Background: an optimization exercise with open tools, aiming at small area. Do not read the settings as production practice. In this exercise RTL edits were held to simulation tests only and were not proved equivalent to the original. Not every run is shown, and edits may drop behaviour that the tests do not exercise. Power is estimated from default activity; no workload was simulated.

==> run_1/power_grid.png <==
Pins as bars on the die edge. Tap cells in grey.
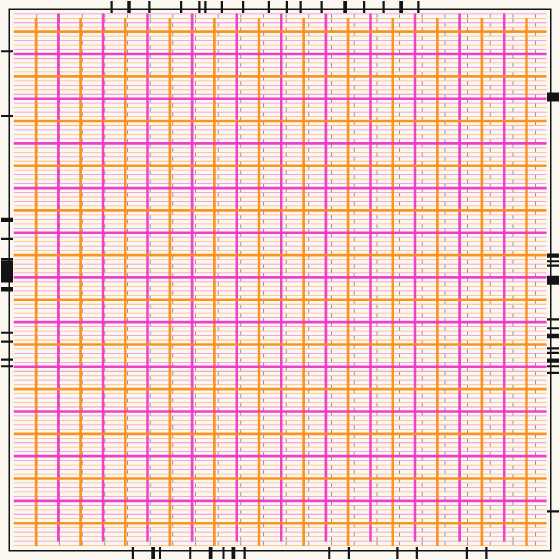
==> run_1/placement_by_type.png <==
The bar under the picture is 100 um long. Fill, decap, tap and diode cells in grey.
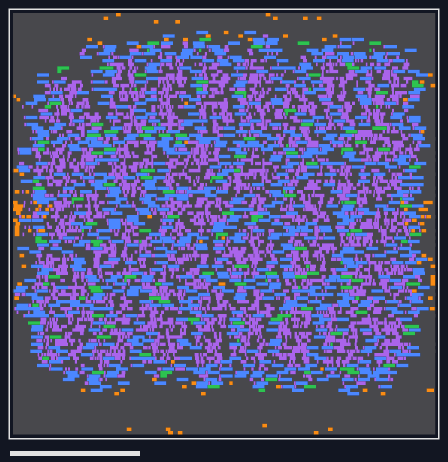
==> run_1/clk_routes.png <==
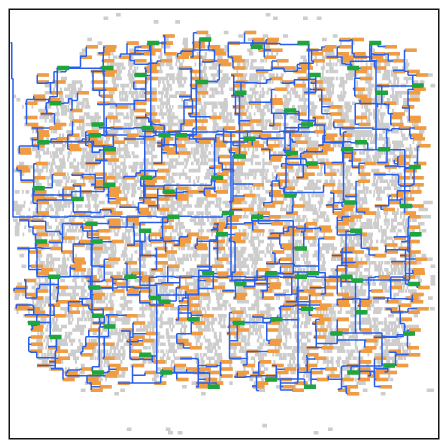
## design/flow/run.sh

```bash
#!/bin/bash
# synth_recipe.tcl (not shown) runs the flow's synth.tcl, then flattens the netlist and writes it again
# the make line also repeats each setting of config.mk as NAME=value (left out here)
make -C /OpenROAD-flow-scripts/flow DESIGN_CONFIG=/design/flow/config.mk WORK_HOME=/design/flow/orfs CLKGATE_MAP_FILE= SYNTH_SCRIPT=/design/flow/synth_recipe.tcl finish
```

## design/flow/config.mk

```make
export PLATFORM = sky130hd
export DESIGN_NAME = top_pulse_filter
export DESIGN_NICKNAME = top_pulse_filter
export VERILOG_FILES = /design/flow/design.v
export SDC_FILE = /design/flow/constraint.sdc
export NUM_CORES = 4
export LEC_CHECK = 0
export CAP_MARGIN = 20
export CORE_MARGIN = 2
export CORE_UTILIZATION = 40
export SLEW_MARGIN = 20
```

## design/flow/constraint.sdc

```tcl
create_clock -name core_clock -period 50.0 [get_ports {clk_20m}]
set_input_delay 10.0000 -clock core_clock [delete_from_list [all_inputs] [get_ports {clk_20m}]]
set_output_delay 10.0000 -clock core_clock [all_outputs]
set_load 0.01 [all_outputs]
```

## design/flow/design.v

```verilog
module pulse_filter_32ch (
    input              clk_20m   ,  
    input              rst_n     ,  
    input      [31:0]  pulse_in  ,  
    input      [15:0]  filter_cfg,  
    output reg [31:0]  pulse_out    
);
    integer i;
    reg [31:0]         stable_val;           
    reg [21:0]         cnt [31:0];           
    always @(posedge clk_20m or negedge rst_n) begin
        if (!rst_n) begin
            pulse_out   <= 32'd0;
            stable_val  <= 32'd0;
            for (i = 0; i < 32; i = i + 1)
                cnt[i] <= 22'd0;  
        end
        else begin
            for (i = 0; i < 32; i = i + 1) begin
                if (pulse_in[i] != stable_val[i]) begin  
                    if (cnt[i] >= filter_cfg) begin  
                        stable_val[i] <= pulse_in[i];  
                        cnt[i]        <= 22'd0;
                    end 
                    else begin
                        cnt[i] <= cnt[i] + 1;
                    end
                end
                else begin
                    cnt[i] <= 22'd0;  
                end
            end
            pulse_out <= stable_val;  
        end
    end
endmodule
module top_pulse_filter (
    input              clk_20m        ,  
    input              rst_n          ,  
    input  [31:0]      pulse_raw      ,  
    input  [15:0]      filter_coeff   ,  
    output [31:0]      pulse_filtered    
);
    pulse_filter_32ch u_pulse_filter_32ch (
        .clk_20m     (clk_20m       ),
        .rst_n       (rst_n         ),
        .pulse_in    (pulse_raw     ),
        .filter_cfg  (filter_coeff  ),
        .pulse_out   (pulse_filtered)
    );
endmodule
```

==> out/summary.txt, run 1 <==
Seq cells post-synth = 768
Final non-clock buffer share = 2.099%
Hold_buf cts = 0
Met3 wire len = 3730 um
Dpl cells = 5837
Inverters = 109
Setup TNS = 0 ns
Root buf cell = clkbuf_16
Hold WS = 0.4070 ns
P_int = 1.048 mW
H-tree depth = 3
Met2 wire len = 41960 um
I/O Pins = 82
CP Launch Point = filter_coeff[5]
RePlAce Congestion = 0.7930
Total congestion overflow = 0
Post-Synth XOR/XNOR Area = 10.59%
Antenna-violating nets left = 0
Post-Syn Area = 42180 um^2
CP max stage cell = buf_4
Register area share after synthesis = 45.57%
Hold EP = u_pulse_filter_32ch.pulse_out[4]$_DFF_PN0_
Total area of sequential cells = 19220 um^2
Post-synthesis cell type count = 45
Largest registers = u_pulse_filter_32ch.cnt (704), u_pulse_filter_32ch.pulse_out (32), u_pulse_filter_32ch.stable_val (32)
Largest delay share family, worst path = buffers and inverters
GR peak layer = met2
RSZ-0062 raised after global routing = false
Post CTS Setup Buffer Count = 0
Largest family of logic cells by synthesized area = simple AND/OR/NAND/NOR gates
Synth area leaders = dfrtp_1 (46%), ha_1 (16%), xor2_1 (7.8%), nor2_1 (6.1%), nand3_1 (4.9%)
Slew at the pin closest to its max-slew limit = 0.9746 ns
Fraction of the mapped netlist area in adder cells = 16.14%
CP arrival = 13.16 ns
Most used flip-flop cell after synthesis = dfrtp_1
Power per Cell Area = 28.13 nW/um^2
Top pwr grp = clock
Most common cell after layout, fill and taps aside = dfrtp_1
Area grow syn2layout = 14.48%
Met1 usage = 25.83%
Sw power = 309.8 uW
Final WL = 95060 um
Die Wd = 328.7 um
Worst hold start = u_pulse_filter_32ch.stable_val[4]$_DFFE_PN0P_
Clock-cell share = 6.007%
Dominant kind of cell = multi-input gates
Inserted Clock Buffers = 84
Minimum clock period = 12.60 ns
P_comb = 73.7 uW
Area leader, netlist = dfrtp_1
Leak = 21.72 nW
Pin count of the biggest net entering global routing = 84
Status = complete, no violations
FILL cells = 9914
Drt pass-1 iters = 5
Seq_cells = 768
Placement Cell Area = 45380 um^2
Slew Viols, Final = 0
Bufs and invs on worst path = 3
Peak VDD IR = 22.69 uV
Die height = 328.7 um
Relative max-transition margin = 35.02%
CTS resizes = 0
Half-perimeter wire length after detailed placement = 58840 um
Total of max-cap violations = 0
Top post-synthesis cells by count = dfrtp_1 (768), nor2_1 (691), ha_1 (544)
Worst EP required = 50.56 ns
Area share of the largest cell type after synthesis = 45.57%
Clock buffer depth = 3
Met3 Resource Use GR = 2.732%
Number of multi-input logic gates = 3461
Sequential Power Share = 46.8%
Worst reg2reg setup slack = 47.50 ns
TritonCTS clock tree = built
Reg clk slew, reported paths = 0.06 ns
Hold Vio Cnt, Final = 0
Most frequent cells in the layout = dfrtp_1 (768), nor2_1 (691), ha_1 (544)
Mean Syn Cell Area = 10.01 um^2
Peak Freq = 0.07934 GHz
Final Instance Count excl. Fillers = 5987
Residual DRC = 0
Critical Path Sink = u_pulse_filter_32ch.cnt[6][4]$_DFF_PN0_
Multiplexer share of the synthesized area = 0.8544%
Setup Crit Path Kind = primary input to register
Switching Share = 22.81%
Sink Count = 768
-- power_grid.png (at the start) --
- magenta: VDD
- orange: VSS
- met4 straps: 23
- rows: 119
- met1 rails: 120
- met5 straps: 23
- signal pins: 82

-- placement_by_type.png (at the start) --
- blue: flops (cells 768; share of their area 41%)
- orange: other buffers and delay cells (cells 108; share of their area 2.2%)
- green: clock drivers and dummy loads (cells 150; share of their area 6.2%)
- purple: combinational and other logic (cells 3570; share of their area 50%)
Rows: 119
final core occ: 46.00%
fin area: 48280 um^2
sequential share of cell area: 39.80%

-- clk_routes.png (at the start) --
- green: clock drivers (count 84)
- orange: flip-flops (count 768)
- blue: clock wires (length 10600 um)
- flops lie: widely spread
- routed clock nets: 85
worst-skew pair later-pin latency: 0.64 ns
Clock net power: 648 uW

==> run 1 -> run 2 <==
==> design/flow/design.v (replaced) <==
module pulse_filter_32ch (
    input              clk_20m   ,
    input              rst_n     ,
    input      [31:0]  pulse_in  ,
    input      [15:0]  filter_cfg,
    output reg [31:0]  pulse_out
);
    integer i;
    reg [31:0]         stable_val;
    reg [15:0]         cnt [31:0];
    always @(posedge clk_20m or negedge rst_n) begin
        if (!rst_n) begin
            pulse_out   <= 32'd0;
            stable_val  <= 32'd0;
            for (i = 0; i < 32; i = i + 1)
                cnt[i] <= 16'd0;
        end
        else begin
            for (i = 0; i < 32; i = i + 1) begin
                if (pulse_in[i] != stable_val[i]) begin
                    if (cnt[i] >= filter_cfg) begin
                        stable_val[i] <= pulse_in[i];
                        cnt[i]        <= 16'd0;
                    end
                    else begin
                        cnt[i] <= cnt[i] + 1'b1;
                    end
                end
                else begin
                    cnt[i] <= 16'd0;
                end
            end
            pulse_out <= stable_val;
        end
    end
endmodule
module top_pulse_filter (
    input              clk_20m        ,  
    input              rst_n          ,  
    input  [31:0]      pulse_raw      ,  
    input  [15:0]      filter_coeff   ,  
    output [31:0]      pulse_filtered    
);
    pulse_filter_32ch u_pulse_filter_32ch (
        .clk_20m     (clk_20m       ),
        .rst_n       (rst_n         ),
        .pulse_in    (pulse_raw     ),
        .filter_cfg  (filter_coeff  ),
        .pulse_out   (pulse_filtered)
    );
endmodule
==> out/summary.txt, run 2 <==
Sw power = 384.4 uW (+24%)
Most used flip-flop cell after synthesis = dfrtp_1
Largest registers = u_pulse_filter_32ch.cnt (512), u_pulse_filter_32ch.pulse_out (32), u_pulse_filter_32ch.stable_val (32)
Critical Path Sink = u_pulse_filter_32ch.cnt[21][4]$_DFF_PN0_
RSZ-0062 raised after global routing = false
P_comb = 221 uW (+200%)
TritonCTS clock tree = built
Most common cell after layout, fill and taps aside = nor2_1
Setup TNS = 0 ns (unchanged)
Leak = 19.42 nW (-11%)
Peak VDD IR = 32.85 uV (+45%)
Post-synthesis cell type count = 51 (+13%)
Most frequent cells in the layout = nor2_1 (629), dfrtp_1 (576), ha_1 (544)
Inserted Clock Buffers = 70 (-17%)
Residual DRC = 0 (unchanged)
Pin count of the biggest net entering global routing = 153 (+82%)
CTS resizes = 0 (unchanged)
Rows = 109 (-8.4%)
Sequential share of cell area = 35.66% (-4.1 points)
Post CTS Setup Buffer Count = 0 (unchanged)
Clock net power = 518 uW (-20%)
Half-perimeter wire length after detailed placement = 51520 um (-12%)
Dpl cells = 4914 (-16%)
Area share of the largest cell type after synthesis = 40.22% (-5.3 points)
Drt pass-1 iters = 5 (unchanged)
Hold WS = 0.4094 ns (+0.002368 ns)
Status = complete, no violations
CP Launch Point = filter_coeff[1]
Worst EP required = 50.52 ns (-0.04 ns)
Die height = 303.3 um (-7.7%)
Peak Freq = 0.07876 GHz (-0.73%)
Register area share after synthesis = 40.22% (-5.3 points)
Post-Synth XOR/XNOR Area = 11.71% (+1.1 points)
Final WL = 84020 um (-12%)
Largest delay share family, worst path = buffers and inverters
Antenna-violating nets left = 0 (unchanged)
GR peak layer = met2
CP max stage cell = nand3_1
Worst-skew pair later-pin latency = 0.62 ns (-0.02 ns)
Post-Syn Area = 35840 um^2 (-15%)
Met3 Resource Use GR = 2.599% (-0.13 points)
Hold EP = u_pulse_filter_32ch.pulse_out[15]$_DFF_PN0_
Worst hold start = u_pulse_filter_32ch.stable_val[15]$_DFFE_PN0P_
Slew Viols, Final = 0 (unchanged)
Sink Count = 576 (-25%)
Met2 wire len = 37710 um (-10%)
Slew at the pin closest to its max-slew limit = 0.9192 ns (-0.05544 ns)
Number of multi-input logic gates = 2973 (-14%)
Die Wd = 303.3 um (-7.7%)
Setup Crit Path Kind = primary input to register
Reg clk slew, reported paths = 0.06 ns (about the same)
Area leader, netlist = dfrtp_1
RePlAce Congestion = 0.7993 (+0.79%)
Clock buffer depth = 3 (unchanged)
P_int = 909.2 uW (-13%)
Switching Share = 29.72% (+6.9 points)
Seq cells post-synth = 576 (-25%)
Total area of sequential cells = 14410 um^2 (-25%)
Final non-clock buffer share = 2.514% (+0.41 points)
==> run_2/placement_by_type.png <==
The bar under the picture is 100 um long. Fill, decap, tap and diode cells in grey.
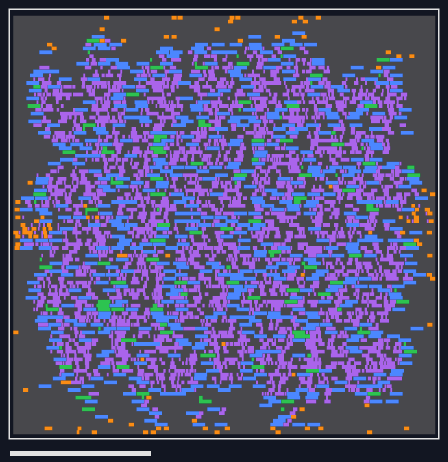
- green: clock drivers and dummy loads (cells 126; share of their area 6.0%)
- purple: combinational and other logic (cells 3068; share of their area 54%)
- blue: flops (cells 576; share of their area 37%)
- orange: other buffers and delay cells (cells 105; share of their area 2.6%)
final core occ: 45.59%
fin area: 40420 um^2

==> run_2/clock_tree.png <==
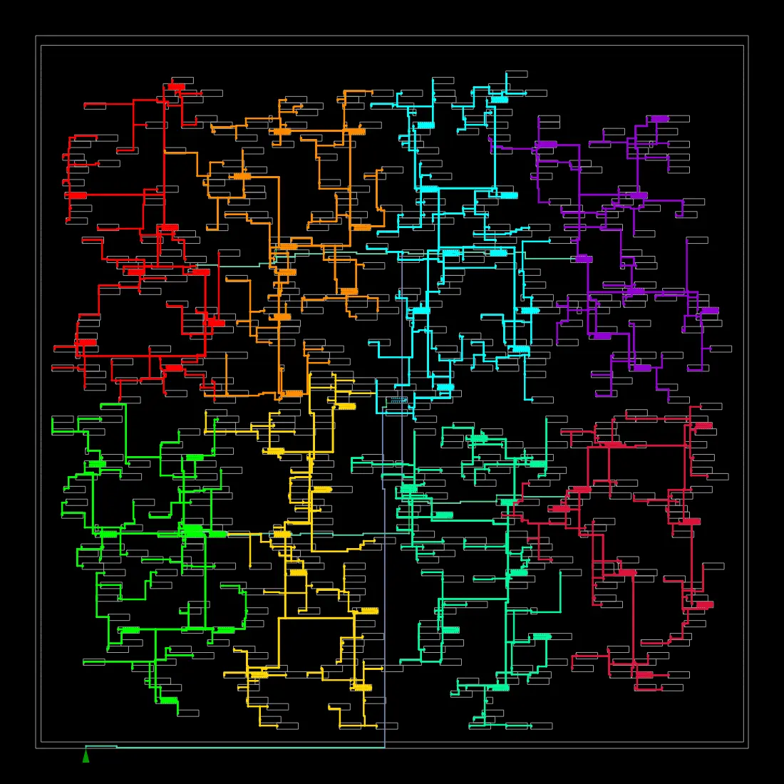
seq_cells: 576
root buf cell: clkbuf_16

==> run_2/wires.png <==
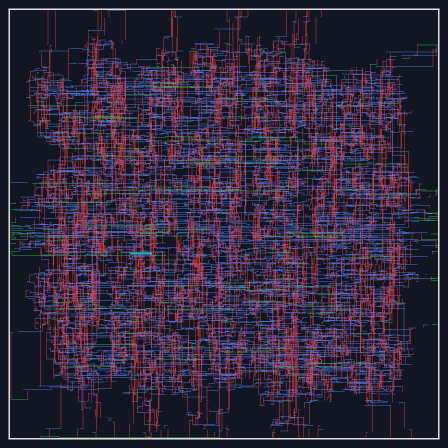
- green: metal 3 (wire length 3310 um)
- purple: metal 4 (wire length 1630 um)
- cyan: metal 5 (wire length 13.8 um)
- red: metal 2 (wire length 37.7 mm)
- blue: metal 1 (wire length 41.4 mm)

==> run_2/layout.png <==
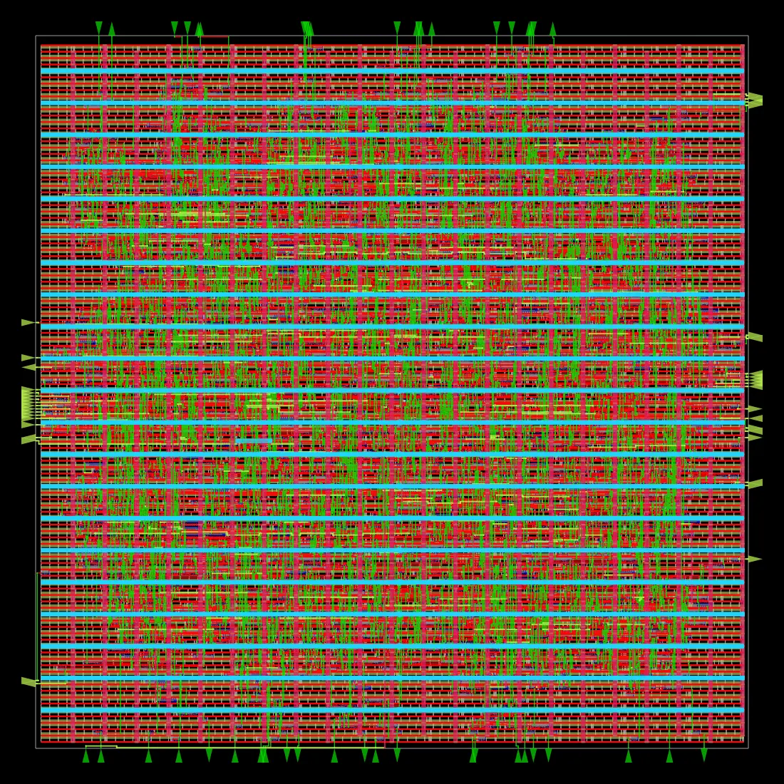

==> run 2 -> run 3 <==
==> design/flow/design.v (replaced) <==
module pulse_filter_32ch (
    input              clk_20m   ,
    input              rst_n     ,
    input      [31:0]  pulse_in  ,
    input      [15:0]  filter_cfg,
    output reg [31:0]  pulse_out
);
    reg  [31:0]        stable_val;
    wire [31:0]        stable_nxt;
    genvar ch, k;
    generate
        for (ch = 0; ch < 32; ch = ch + 1) begin : g_ch
            reg  [15:0] cnt;
            wire [16:0] inc_c;       
            wire [16:0] ge_c;        
            wire [15:0] cnt_nxt;
            wire        diff = pulse_in[ch] ^ stable_val[ch];
            wire        run;         
            assign inc_c[0] = 1'b1;
            assign ge_c[0]  = 1'b1;
            for (k = 0; k < 16; k = k + 1) begin : g_bit
                assign inc_c[k+1] = inc_c[k] & cnt[k];
                assign ge_c[k+1]  = (cnt[k] & ~filter_cfg[k]) |
                                    ((cnt[k] | ~filter_cfg[k]) & ge_c[k]);
                assign cnt_nxt[k] = run & (cnt[k] ^ inc_c[k]);
            end
            assign run = diff & ~ge_c[16];
            assign stable_nxt[ch] = stable_val[ch] ^ (diff & ge_c[16]);
            always @(posedge clk_20m or negedge rst_n) begin
                if (!rst_n)
                    cnt <= 16'd0;
                else
                    cnt <= cnt_nxt;
            end
        end
    endgenerate
    always @(posedge clk_20m or negedge rst_n) begin
        if (!rst_n) begin
            pulse_out   <= 32'd0;
            stable_val  <= 32'd0;
        end
        else begin
            stable_val  <= stable_nxt;
            pulse_out   <= stable_val;
        end
    end
endmodule
module top_pulse_filter (
    input              clk_20m        ,  
    input              rst_n          ,  
    input  [31:0]      pulse_raw      ,  
    input  [15:0]      filter_coeff   ,  
    output [31:0]      pulse_filtered    
);
    pulse_filter_32ch u_pulse_filter_32ch (
        .clk_20m     (clk_20m       ),
        .rst_n       (rst_n         ),
        .pulse_in    (pulse_raw     ),
        .filter_cfg  (filter_coeff  ),
        .pulse_out   (pulse_filtered)
    );
endmodule
--- a/design/flow/config.mk
+++ b/design/flow/config.mk
@@ -7,2 +7,3 @@
 export LEC_CHECK = 0
+export ABC_AREA = 1
 export CAP_MARGIN = 20
==> run_3/layout.png <==
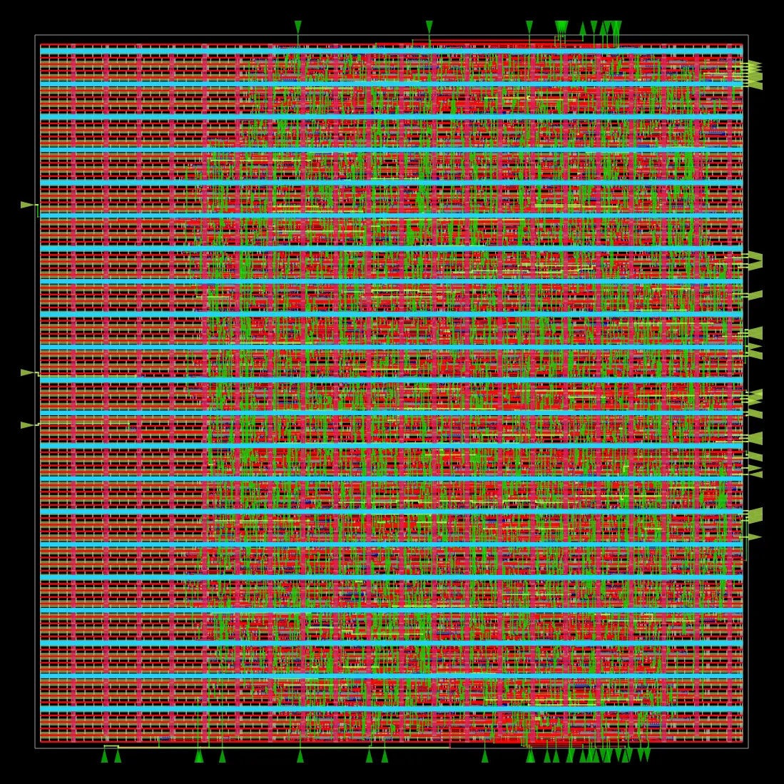
fin area: 37690 um^2
DIE AREA: 87020 um^2
die height: 295.0 um
Die Wd: 295.0 um

==> run_3/placement_by_type.png <==
The bar under the picture is 100 um long. Fill, decap, tap and diode cells in grey.
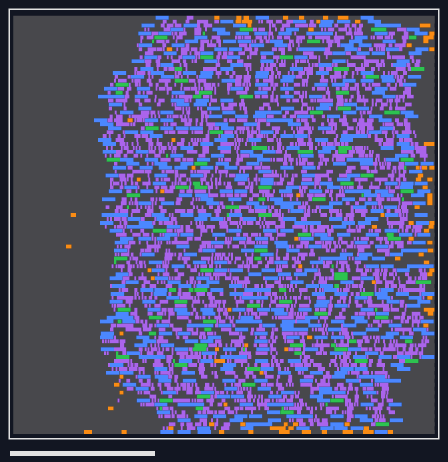
- orange: other buffers and delay cells (cells 107; share of their area 2.8%)
- green: clock drivers and dummy loads (cells 113; share of their area 5.8%)
- purple: combinational and other logic (cells 3400; share of their area 52%)
- blue: flops (cells 576; share of their area 40%)
final core occ: 45.04%
Rows: 106
sequential share of cell area: 38.24%

==> run_3/clk_routes.png <==
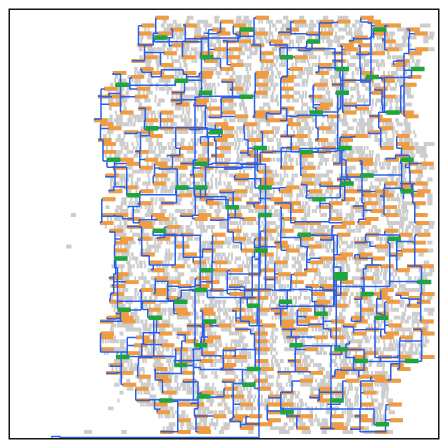
- green: clock drivers (count 67)
- blue: clock wires (length 8250 um)
- orange: flip-flops (count 576)
- routed clock nets: 68
Setup Skew: 0.02561 ns
Clk network pwr share: 39.0%
Clock net power: 470 uW
worst-skew pair later-pin latency: 0.61 ns

==> out/summary.txt, run 3 <==
Antenna-violating nets left = 0 (unchanged)
Number of multi-input logic gates = 2549 (-14%)
Post-Synth XOR/XNOR Area = 1.655% (-10 points)
Root buf cell = clkbuf_16
Slew at the pin closest to its max-slew limit = 0.9817 ns (+0.06251 ns)
Avg WL per Cell = 12.90 um
Register area share after synthesis = 42.56% (+2.3 points)
DR top layer = met4
Leak = 21.15 nW (+8.9%)
Via count = 23659
Post-synthesis cell type count = 32 (-37%)
Period utilisation layout = 26.31%
Seq cells post-synth = 576 (unchanged)
Worst EP required = 50.52 ns (about the same)
TritonCTS clock tree = built
Sink Count = 576 (unchanged)
Setup Crit Path Kind = primary input to register
Final WL = 68730 um (-18%)
Sw power = 351.3 uW (-8.6%)
CP Launch Point = filter_coeff[1]
Dpl cells = 5217 (+6.2%)
Post-Syn Area = 33870 um^2 (-5.5%)
Critical Path Sink = u_pulse_filter_32ch.g_ch[28].cnt[7]$_DFF_PN0_
Post CTS Setup Buffer Count = 0 (unchanged)
Core area = 83690 um^2
Largest delay share family, worst path = buffers and inverters
Area leader, netlist = dfrtp_1
GR peak layer = met2
Dominant kind of cell = multi-input gates
Peak VDD IR = 21.31 uV (-35%)
Wl on met1 = 33780 um
Hold path cells = 0
Largest registers = u_pulse_filter_32ch.g_ch.cnt (512), u_pulse_filter_32ch.pulse_out (32)
Initial Util = 40.47%
Hold WS = 0.4174 ns (+0.007997 ns)
Met3 Resource Use GR = 2.564% (-0.035 points)
Drt pass-1 iters = 5 (unchanged)
P_int = 853.8 uW (-6.1%)
Met2 wire len = 31270 um (-17%)
Most common cell after layout, fill and taps aside = nand2_1
Post-synthesis compound-gate area fraction = 5.379%
RePlAce Congestion = 0.7542 (-5.6%)
RSZ-0062 raised after global routing = false
Slew Viols, Final = 0 (unchanged)
Peak Freq = 0.07602 GHz (-3.5%)
Pin count of the biggest net entering global routing = 178 (+16%)
ANT cells = 0
Fraction of the mapped netlist area in adder cells = 16.55%
CTS resizes = 0 (unchanged)
Most used flip-flop cell after synthesis = dfrtp_1
Max reg flops = 512
Seq_cells = 576 (unchanged)
Reg clk slew, reported paths = 0.06 ns (about the same)
Synth area leaders = dfrtp_1 (43%), ha_1 (17%), nand2_1 (11%), inv_1 (9.3%), nor2_1 (4.4%)
Inserted Clock Buffers = 67 (-4.3%)
Largest family of logic cells by synthesized area = simple AND/OR/NAND/NOR gates
DR vias/cell = 4.439
Final non-clock buffer share = 2.715% (+0.20 points)
Clock buffer depth = 3 (unchanged)
Hold Vio Cnt, Final = 0
Switching Share = 29.15% (-0.57 points)
Minimum clock period = 13.15 ns
Setup TNS = 0 ns (unchanged)
Area share of the largest cell type after synthesis = 42.56% (+2.3 points)
Hold EP = u_pulse_filter_32ch.pulse_out[16]$_DFF_PN0_
Residual DRC = 0 (unchanged)
Status = complete, no violations
P_comb = 199 uW (-10%)
Half-perimeter wire length after detailed placement = 44350 um (-14%)
Most frequent cells in the layout = nand2_1 (995), inv_1 (835), dfrtp_1 (576)
Met2 Track Usage GR = 27.87%
Total area of sequential cells = 14410 um^2 (unchanged)
CP max stage cell = clkdlybuf4s50_1
## Run 4: files that changed since run 3, shown whole
removed: design/flow/run.sh
==> design/flow/design.v <==
module pulse_filter_32ch (
    input              clk_20m   ,
    input              rst_n     ,
    input      [31:0]  pulse_in  ,
    input      [15:0]  filter_cfg,
    output reg [31:0]  pulse_out
);
    reg  [31:0]        stable_val;
    reg  [31:0]        running;           
    wire [31:0]        stable_nxt;
    wire [31:0]        running_nxt;
    wire               cfg_zero = ~|filter_cfg;
    genvar ch, k;
    generate
        for (ch = 0; ch < 32; ch = ch + 1) begin : g_ch
            reg  [15:0] cnt;
            wire [16:0] inc_c;       
            wire [16:0] ge_c;        
            wire [15:0] cnt_nxt;
            wire        diff = pulse_in[ch] ^ stable_val[ch];
            wire        ge   = (running[ch] & ge_c[16]) | cfg_zero;
            assign inc_c[0] = 1'b1;
            assign ge_c[0]  = 1'b1;
            for (k = 0; k < 16; k = k + 1) begin : g_bit
                assign inc_c[k+1] = inc_c[k] & cnt[k];
                assign ge_c[k+1]  = (cnt[k] & ~filter_cfg[k]) |
                                    ((cnt[k] | ~filter_cfg[k]) & ge_c[k]);
                if (k == 0) begin : g_lsb
                    assign cnt_nxt[k] = ~(running[ch] & cnt[k]);
                end else begin : g_msb
                    assign cnt_nxt[k] = running[ch] & (cnt[k] ^ inc_c[k]);
                end
            end
            assign running_nxt[ch] = diff & ~ge;
            assign stable_nxt[ch]  = stable_val[ch] ^ (diff & ge);
            always @(posedge clk_20m)
                cnt <= cnt_nxt;
        end
    endgenerate
    always @(posedge clk_20m or negedge rst_n) begin
        if (!rst_n) begin
            pulse_out   <= 32'd0;
            stable_val  <= 32'd0;
            running     <= 32'd0;
        end
        else begin
            stable_val  <= stable_nxt;
            running     <= running_nxt;
            pulse_out   <= stable_val;
        end
    end
endmodule
module top_pulse_filter (
    input              clk_20m        ,  
    input              rst_n          ,  
    input  [31:0]      pulse_raw      ,  
    input  [15:0]      filter_coeff   ,  
    output [31:0]      pulse_filtered    
);
    pulse_filter_32ch u_pulse_filter_32ch (
        .clk_20m     (clk_20m       ),
        .rst_n       (rst_n         ),
        .pulse_in    (pulse_raw     ),
        .filter_cfg  (filter_coeff  ),
        .pulse_out   (pulse_filtered)
    );
endmodule
==> design/flow/flow/run.sh <==
#!/bin/bash
# Own layout flow: the standard synthesis, then its combinational logic
# re-mapped for area by Yosys/ABC (registers kept as they are, same names and
# cells), then the standard ORFS layout from floorplan to finish.
set -euo pipefail
W=$PWD
R=$W/orfs/results/$FLOW_PLATFORM/top_pulse_filter/base
LIB=$FLOW_HOME/platforms/$FLOW_PLATFORM/lib/sky130_fd_sc_hd__tt_025C_1v80.lib
YOSYS=${YOSYS_EXE:-$(command -v yosys || echo "$FLOW_HOME/../tools/install/yosys/bin/yosys")}

# extra make variables for the layout steps
MK=(
  "BUFFER_PORTS_ARGS=-buffer_cell sky130_fd_sc_hd__buf_1"
)
if [[ -f flow/extra.mk ]]; then
  while IFS= read -r line; do [[ -n "$line" ]] && MK+=("$line"); done < flow/extra.mk
fi

# 1. standard synthesis
bash standard.sh "${MK[@]}" synth > synth_std.log 2>&1
cp "$R/1_2_yosys.v" "$W/synth_std.v"

# 2. re-map the combinational logic; the flip-flops stay black boxes
DU=$(grep -o 'cell *( *"*sky130_fd_sc_hd__\(lpflow\|probe\)[a-z0-9_]*' "$LIB" | sed 's/.*sky130/sky130/' | sort -u | sed 's/^/-dont_use /' | tr '\n' ' ')
FFS=$(grep -o 'sky130_fd_sc_hd__[a-z0-9]*df[a-z0-9_]*' "$W/synth_std.v" | sort -u | tr '\n' ' ')
sed "s#@LIB@#$LIB#g; s#@IN@#$W/synth_std.v#g; s#@OUT@#$W/synth_remap.v#g; s#@FFS@#$FFS#g; s#@ABC@#$W/flow/remap.abc#g; s#@DONTUSE@#$DU#g" \
  flow/remap.ys.in > "$W/remap.ys"
"$YOSYS" -s "$W/remap.ys" > remap.log 2>&1

# 3. the layout from the re-mapped netlist
cp "$W/synth_remap.v" "$R/1_2_yosys.v"
rm -f "$R/1_synth.odb" "$R/1_synth.sdc"
bash standard.sh "${MK[@]}" synth > synth_odb.log 2>&1
bash standard.sh "${MK[@]}" finish > finish.log 2>&1
test -f out/final.def
==> design/flow/flow/remap.abc <==
strash
dch
amap
strash
dch
amap
strash
dch
amap
strash
dch
amap
==> design/flow/flow/remap.ys.in <==
read_liberty -ignore_miss_func -overwrite @LIB@
read_verilog @IN@
hierarchy -top top_pulse_filter
blackbox @FFS@
flatten
rename -hide w:_*_.*
delete t:$scopeinfo
opt_clean
opt -purge
abc -liberty @LIB@ @DONTUSE@ -script @ABC@
opt_clean -purge
hilomap -singleton -hicell sky130_fd_sc_hd__conb_1 HI -locell sky130_fd_sc_hd__conb_1 LO
read_liberty -lib -overwrite @LIB@
stat -liberty @LIB@
write_verilog -noattr -noexpr -nohex -nodec @OUT@
==> design/flow/standard.sh <==
#!/bin/bash
# synth_recipe.tcl (not shown) runs the flow's synth.tcl, then flattens the netlist and writes it again
# the make line also repeats each setting of config.mk as NAME=value (left out here)
make -C /OpenROAD-flow-scripts/flow DESIGN_CONFIG=/design/flow/config.mk WORK_HOME=/design/flow/orfs CLKGATE_MAP_FILE= SYNTH_SCRIPT=/design/flow/synth_recipe.tcl "${@:-finish}"
==> design/flow/config.mk <==
export PLATFORM = sky130hd
export DESIGN_NAME = top_pulse_filter
export DESIGN_NICKNAME = top_pulse_filter
export VERILOG_FILES = /design/flow/design.v
export SDC_FILE = /design/flow/constraint.sdc
export NUM_CORES = 4
export LEC_CHECK = 0
export ABC_AREA = 1
export CAP_MARGIN = 20
export CORE_MARGIN = 2
export CORE_UTILIZATION = 60
export CTS_BUF_LIST = sky130_fd_sc_hd__clkbuf_16
export CTS_CLUSTER_DIAMETER = 100
export CTS_CLUSTER_SIZE = 24
export SLEW_MARGIN = 20
==> run_4/power_grid.png <==
Pins as bars on the die edge. Tap cells in grey.
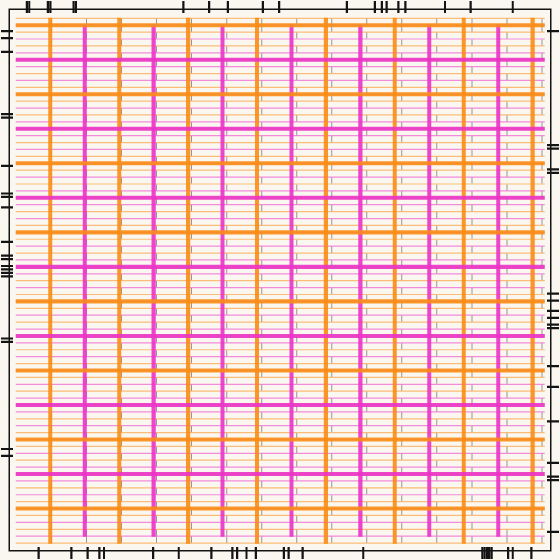
- magenta: VDD
- orange: VSS
- tap cells: 585
- met5 straps: 15
- met1 rails: 77
- rows: 76
- signal pins: 82

==> run_4/wires.png <==
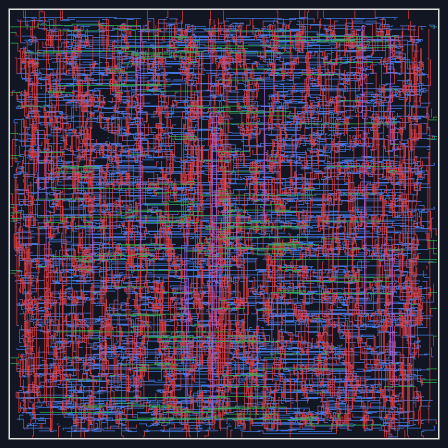
- purple: metal 4 (wire length 1830 um)
- red: metal 2 (wire length 31.4 mm)
- blue: metal 1 (wire length 31.6 mm)
- green: metal 3 (wire length 4190 um)
Avg WL per Cell: 17.47 um
via count: 23800

==> out/summary.txt, run 4 <==
Status = complete, no violations
P_comb = 171 uW (-14%)
Met2 wire len = 31360 um (+0.31%)
Yosys Warn Count = 1
Met2 Track Usage GR = 50.32% (+22 points)
Sink Count = 608 (+5.6%)
TritonCTS clock tree = built
Reg clk slew, reported paths = 0.10 ns (+0.04 ns)
Half-perimeter wire length after detailed placement = 43950 um (-0.90%)
Hold Vio Cnt, Final = 0 (unchanged)
Antenna-violating nets left = 0 (unchanged)
Met3 wire len = 4192 um
Minimum clock period = 13.83 ns (+0.6724 ns)
Total area of sequential cells = 12650 um^2 (-12%)
Clock net power = 261 uW (-44%)
Most common cell after layout, fill and taps aside = dfxtp_1
Wl on met1 = 31630 um (-6.4%)
Root buf cell = clkbuf_16
DR top layer = met4
DR vias/cell = 6.025 (+36%)
Dominant kind of cell = sequential cells
RSZ-0062 raised after global routing = false
Residual DRC = 0 (unchanged)
Sequential share of cell area = 44.80% (+6.6 points)
Dpl cells = 3902 (-25%)
CP max stage cell = clkinv_1
Post-Syn Area = 26130 um^2 (-23%)
CP max FO = 18
Peak Freq = 0.07232 GHz (-4.9%)
Fin area = 28240 um^2 (-25%)
Clock Buffer Count = 29
P_int = 711.4 uW (-17%)
Slew Viols, Final = 0 (unchanged)
Clk network pwr share = 25.2% (-14 points)
Leak = 9.438 nW (-55%)
Hold path cells = 1 (+1)
Drt pass-1 iters = 6 (+1)
Worst-skew pair later-pin latency = 0.62 ns (about the same)
Setup TNS = 0 ns (unchanged)
Layout cells sized above 1 = 2.259%
CP Launch Point = filter_coeff[0]
Design Power = 1.036 mW
Final non-clock buffer share = 1.980% (-0.74 points)
Largest registers = u_pulse_filter_32ch.g_ch.cnt (512), u_pulse_filter_32ch.pulse_out (32), u_pulse_filter_32ch.running (32)
Seq_cells = 608 (+5.6%)
Met3 Resource Use GR = 2.795% (+0.23 points)
Number of multi-input logic gates = 2159 (-15%)
Core area = 43080 um^2 (-49%)
Hold EP = u_pulse_filter_32ch.g_ch[11].cnt[0]$_DFF_P_
Inserted Clock Buffers = 29 (-57%)
RePlAce Congestion = 0.8031 (+6.5%)
Largest delay share family, worst path = compound AO/OA/AOI/OAI gates
ANT cells = 0 (unchanged)
GR peak layer = met2
Switching Share = 31.33% (+2.2 points)
Worst EP required = 50.53 ns (about the same)
Slew at the pin closest to its max-slew limit = 1.009 ns (+0.02770 ns)
Initial Util = 60.67% (+20 points)
Setup Skew = 0.02164 ns (-0.003972 ns)
Peak VDD IR = 27.15 uV (+27%)
Sw power = 324.6 uW (-7.6%)
==> run_4/layout.png <==
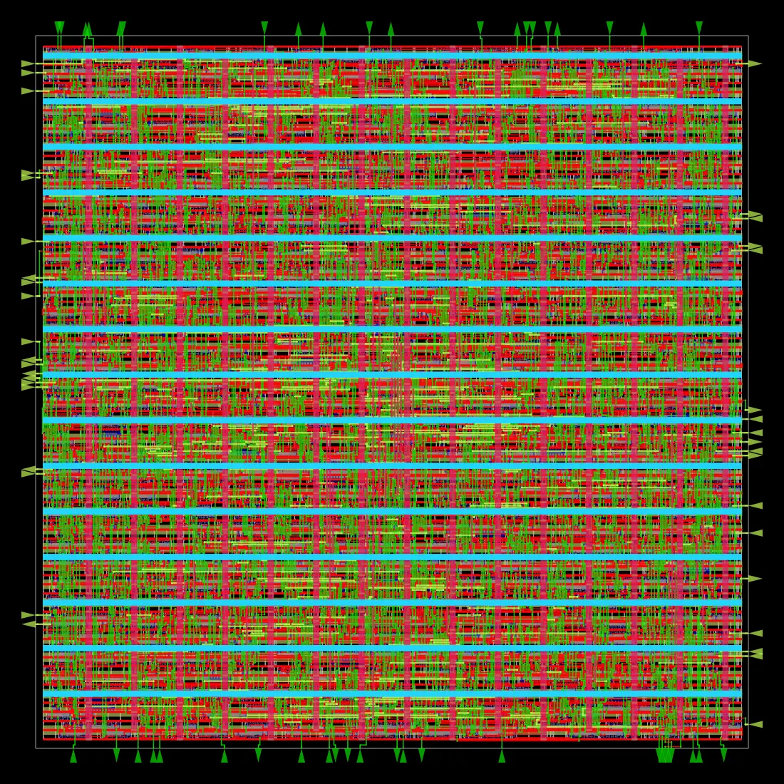
final WL: 69010 um
Die Wd: 212.7 um
DIE AREA: 45240 um^2
final core occ: 65.56%
Rows: 76

==> run_4/clock_tree.png <==
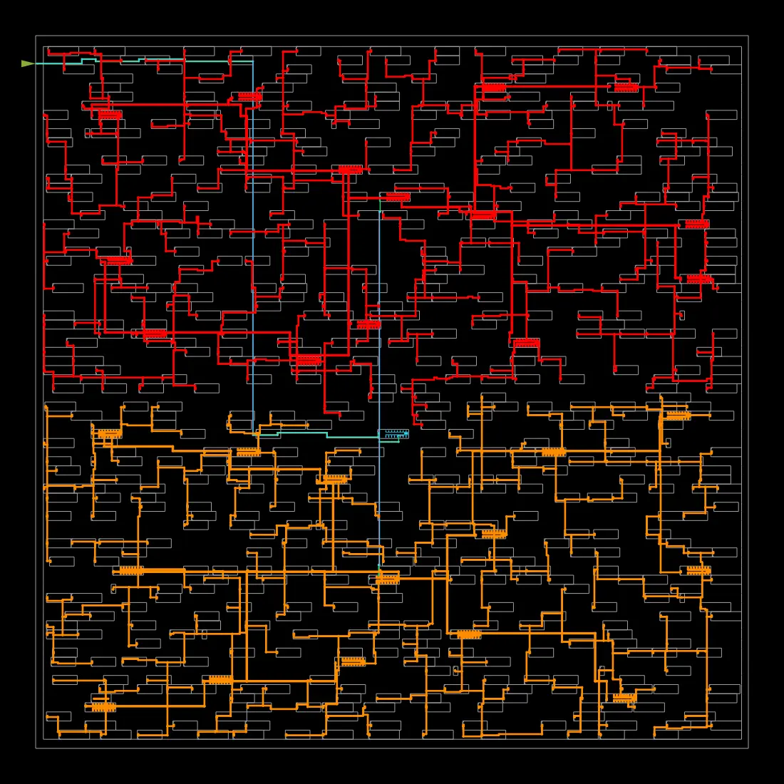

==> run 4 -> run 5 <==
--- a/design/flow/design.v
+++ b/design/flow/design.v
@@ -15,3 +15,4 @@
         for (ch = 0; ch < 32; ch = ch + 1) begin : g_ch
-            reg  [15:0] cnt;
+            reg  [15:0] cnt_n;       
+            wire [15:0] cnt = ~cnt_n;
             wire [16:0] inc_c;       
@@ -36,3 +37,3 @@
             always @(posedge clk_20m)
-                cnt <= cnt_nxt;
+                cnt_n <= ~cnt_nxt;
         end
--- a/design/flow/config.mk
+++ b/design/flow/config.mk
@@ -8,8 +8,8 @@
 export ABC_AREA = 1
-export CAP_MARGIN = 20
+export CAP_MARGIN = 0
 export CORE_MARGIN = 2
 export CORE_UTILIZATION = 60
-export CTS_BUF_LIST = sky130_fd_sc_hd__clkbuf_16
+export CTS_BUF_LIST = sky130_fd_sc_hd__clkbuf_8
 export CTS_CLUSTER_DIAMETER = 100
-export CTS_CLUSTER_SIZE = 24
-export SLEW_MARGIN = 20
+export CTS_CLUSTER_SIZE = 14
+export SLEW_MARGIN = 0
==> run_5/clock_tree.png <==
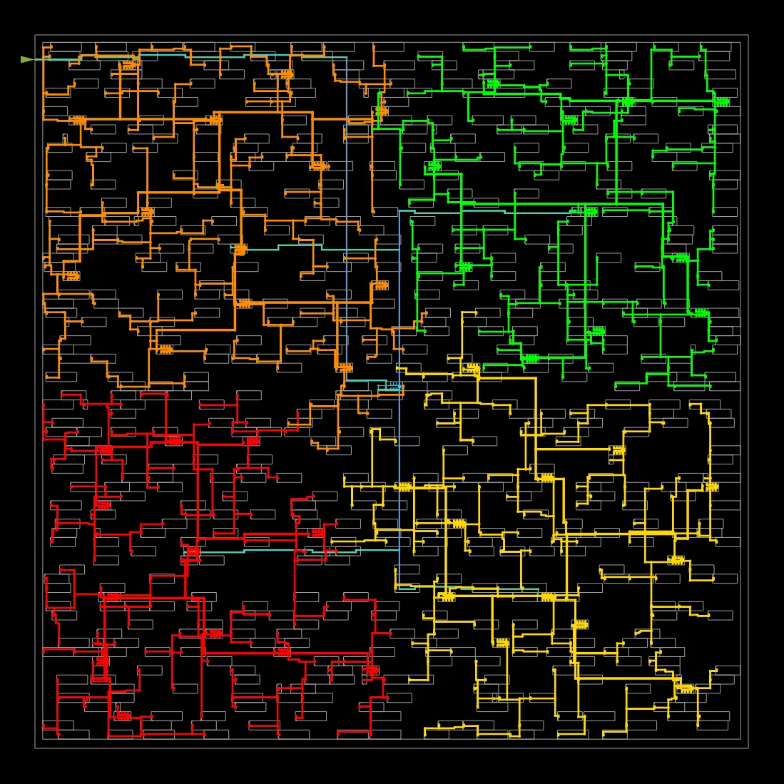
Inserted Clock Buffers: 49
root buf cell: clkbuf_8
Sink Count: 608

==> run_5/power_grid.png <==
Pins as bars on the die edge. Tap cells in grey.
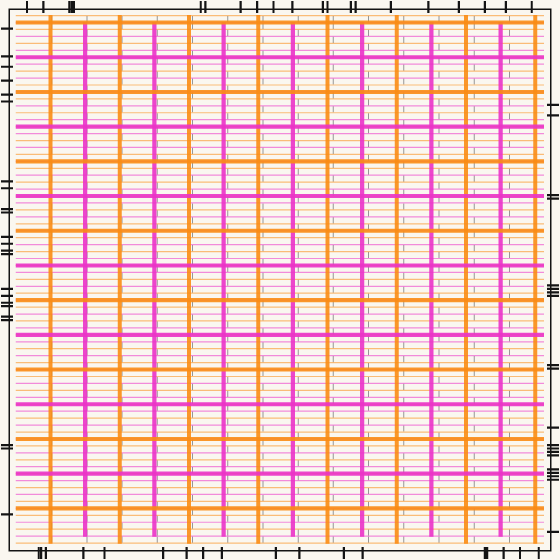
- orange: VSS
- magenta: VDD
- tap cells: 546
- met1 rails: 77
- rows: 76
- met4 straps: 15
- met5 straps: 15
core area: 42790 um^2
Die Wd: 211.6 um
die height: 211.6 um
Peak VDD IR: 27.11 uV

==> run_5/layout.png <==
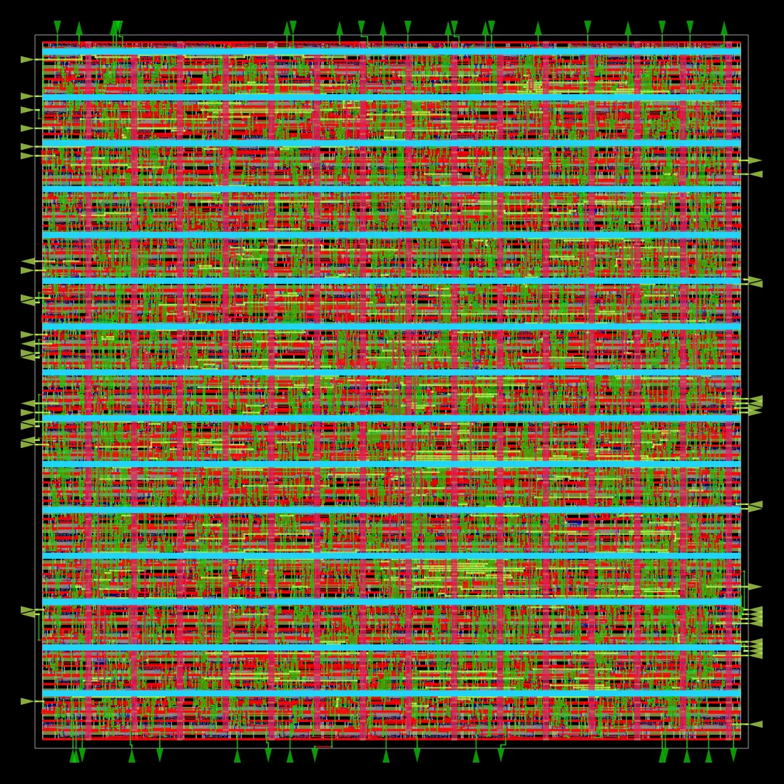
final WL: 66790 um
final core occ: 65.23%
DIE AREA: 44790 um^2
fin area: 27910 um^2

==> out/summary.txt, run 5 <==
Pin count of the biggest net entering global routing = 59
Area grow syn2layout = 7.904%
I/O Pins = 82
P_comb = 100 uW (-42%)
First-pass GRT wire length = 108000 um
Design Power = 910.6 uW (-12%)
Top pwr grp = registers
Max reg flops = 512
Hold path cells = 0 (-1)
Setup violations, final = 0
Period utilisation layout = 27.45%
Hold WS = 0.4069 ns
Met3 wire len = 4116 um (-1.8%)
Leak = 9.876 nW (+4.6%)
Worst EP required = 50.58 ns (+0.05 ns)
Multi-input gate share of the layout cell area = 41.56%
RSZ-0062 raised after global routing = false
Multi-input logic area = 11600 um^2
Rows = 76 (unchanged)
Mean Syn Cell Area = 8.078 um^2
CP Launch Type = primary input
Dominant kind of cell = sequential cells
Placement Cell Area = 27100 um^2
Wl on met1 = 30190 um (-4.6%)
Minimum clock period = 13.72 ns (-0.1039 ns)
Worst-skew pair later-pin latency = 0.68 ns (+0.06 ns)
Power per Cell Area = 32.63 nW/um^2
P_int = 647.9 uW (-8.9%)
Setup Skew = 0.03039 ns (+0.008746 ns)
Residual DRC = 0 (unchanged)
Post CTS Setup Buffer Count = 0
CP max stage cell = buf_4
Slew Viols, Final = 0 (unchanged)
Number of port buffers = 81
CP max FO = 36 (+18)
GRT Total Usage = 30.06%
Dpl cells = 3859 (-1.1%)
Setup TNS = 0 ns (unchanged)
Iter 0 DRT Violations = 1733
Avg WL per Cell = 16.97 um (-2.9%)
Hold EP = u_pulse_filter_32ch.pulse_out[6]$_DFF_PN0_
Initial Util = 60.45% (-0.22 points)
Non-clock buffer count = 111
P_seq = 555 uW
Place WS = 35.64 ns
Seq_cells = 608 (unchanged)
Worst reg2reg setup slack = 46.36 ns
Clock-cell share = 2.896%
Reg clk slew, reported paths = 0.09 ns (about the same)
Clock buffer depth = 3
RePlAce Congestion = 0.7932 (-1.2%)
GR peak layer = met2
Setup Crit Path Kind = primary input to register
Largest registers = u_pulse_filter_32ch.g_ch.cnt_n (512), u_pulse_filter_32ch.pulse_out (32), u_pulse_filter_32ch.running (32)
Met2 Track Usage GR = 50.28% (about the same)
Drt pass-1 iters = 5 (-1)
Final non-clock buffer share = 1.981% (about the same)
Total area of sequential cells = 12650 um^2 (unchanged)
Hold_buf cts = 0
Half-perimeter wire length after detailed placement = 41710 um (-5.1%)
Largest delay share family, worst path = compound AO/OA/AOI/OAI gates
Switching Share = 28.85% (-2.5 points)
Via count = 23656 (-0.61%)
Clk network pwr share = 28.0% (+2.8 points)
DR vias/cell = 6.010 (-0.25%)
Clock Buffer Count = 51 (+76%)
ANT cells = 0 (unchanged)
Post-Syn Area = 25870 um^2 (-1.0%)
Sequential share of cell area = 45.33% (+0.53 points)
Most common cell after layout, fill and taps aside = nand2_1
Met3 Resource Use GR = 4.703% (+1.9 points)
Final worst setup slack = 36.28 ns
Sequential Power Share = 61.0%
Inverters = 430
Path category of the worst min-delay check = register to register
Hold Vio Cnt, Final = 0 (unchanged)
Worst r2r src = u_pulse_filter_32ch.g_ch[29].cnt_n[0]$_DFF_P_
Initial antenna violation count = 1
Cell count of the worst reg-to-reg path = 24
TritonCTS clock tree = built
Met1 usage = 39.73%
Sw power = 262.7 uW (-19%)
Clock net power = 255 uW (-2%)
CP Launch Point = filter_coeff[2]
Comb power frac = 11.0%
Relative max-transition margin = 27.26%
Slew at the pin closest to its max-slew limit = 1.084 ns (+0.07501 ns)
Layout cells sized above 1 = 3.038% (+0.78 points)
H-tree depth = 2
Most flops, register = u_pulse_filter_32ch.g_ch.cnt_n
RR Endpoint = u_pulse_filter_32ch.running[29]$_DFF_PN0_
Yosys Warn Count = 1 (unchanged)
Number of multi-input logic gates = 2164 (+0.23%)
Met2 wire len = 30380 um (-3.1%)
Peak Freq = 0.07287 GHz (+0.76%)
Post-Syn Instances = 3202
DR top layer = met4
Antenna-violating nets left = 0 (unchanged)
Critical Path Sink = u_pulse_filter_32ch.running[11]$_DFF_PN0_
Vias in the first global route = 21790
Status = complete, no violations

==> afterwards: timing with drivers on the ports <==
The flow's constraints put no driver on any port. The routed layouts listed below were extracted and timed again, unchanged, in two steps. Step 1, drivers: a clkbuf_16 drives clk_20m and a buf_2 each remaining input, both assumed. Step 2 also shifts input and output timing later by t, the mid clock arrival at the registers, as if the neighbouring blocks saw the same clock. a / b / c = no drivers / after step 1 / after step 2; a / b = the first two.
run | t (ns) | setup WS [ns] | hold WS [ns] | worst setup path at the end | latest minus earliest clock arrival (ns)
run 1 | 0.701 | 37.396 / 37.443 / 36.742 | 0.407 / 0.407 / 0.407 | input to register | 0.018 / 0.018
run 2 | 0.666 | 37.303 / 37.339 / 36.673 | 0.409 / 0.409 / 0.409 | input to register | 0.019 / 0.018
run 3 | 0.655 | 36.846 / 36.863 / 36.208 | 0.417 / 0.417 / 0.417 | input to register | 0.028 / 0.029
run 4 | 0.667 | 36.173 / 36.203 / 35.536 | 0.394 / 0.394 / 0.394 | input to register | 0.024 / 0.024
run 5 | 0.716 | 36.277 / 36.305 / 35.589 | 0.407 / 0.407 / 0.407 | input to register | 0.044 / 0.044
After both steps every run listed still meets setup and hold. The setup slack of run 5, which loses most, moves by +0.028 ns with the drivers and by -0.688 ns with both steps.
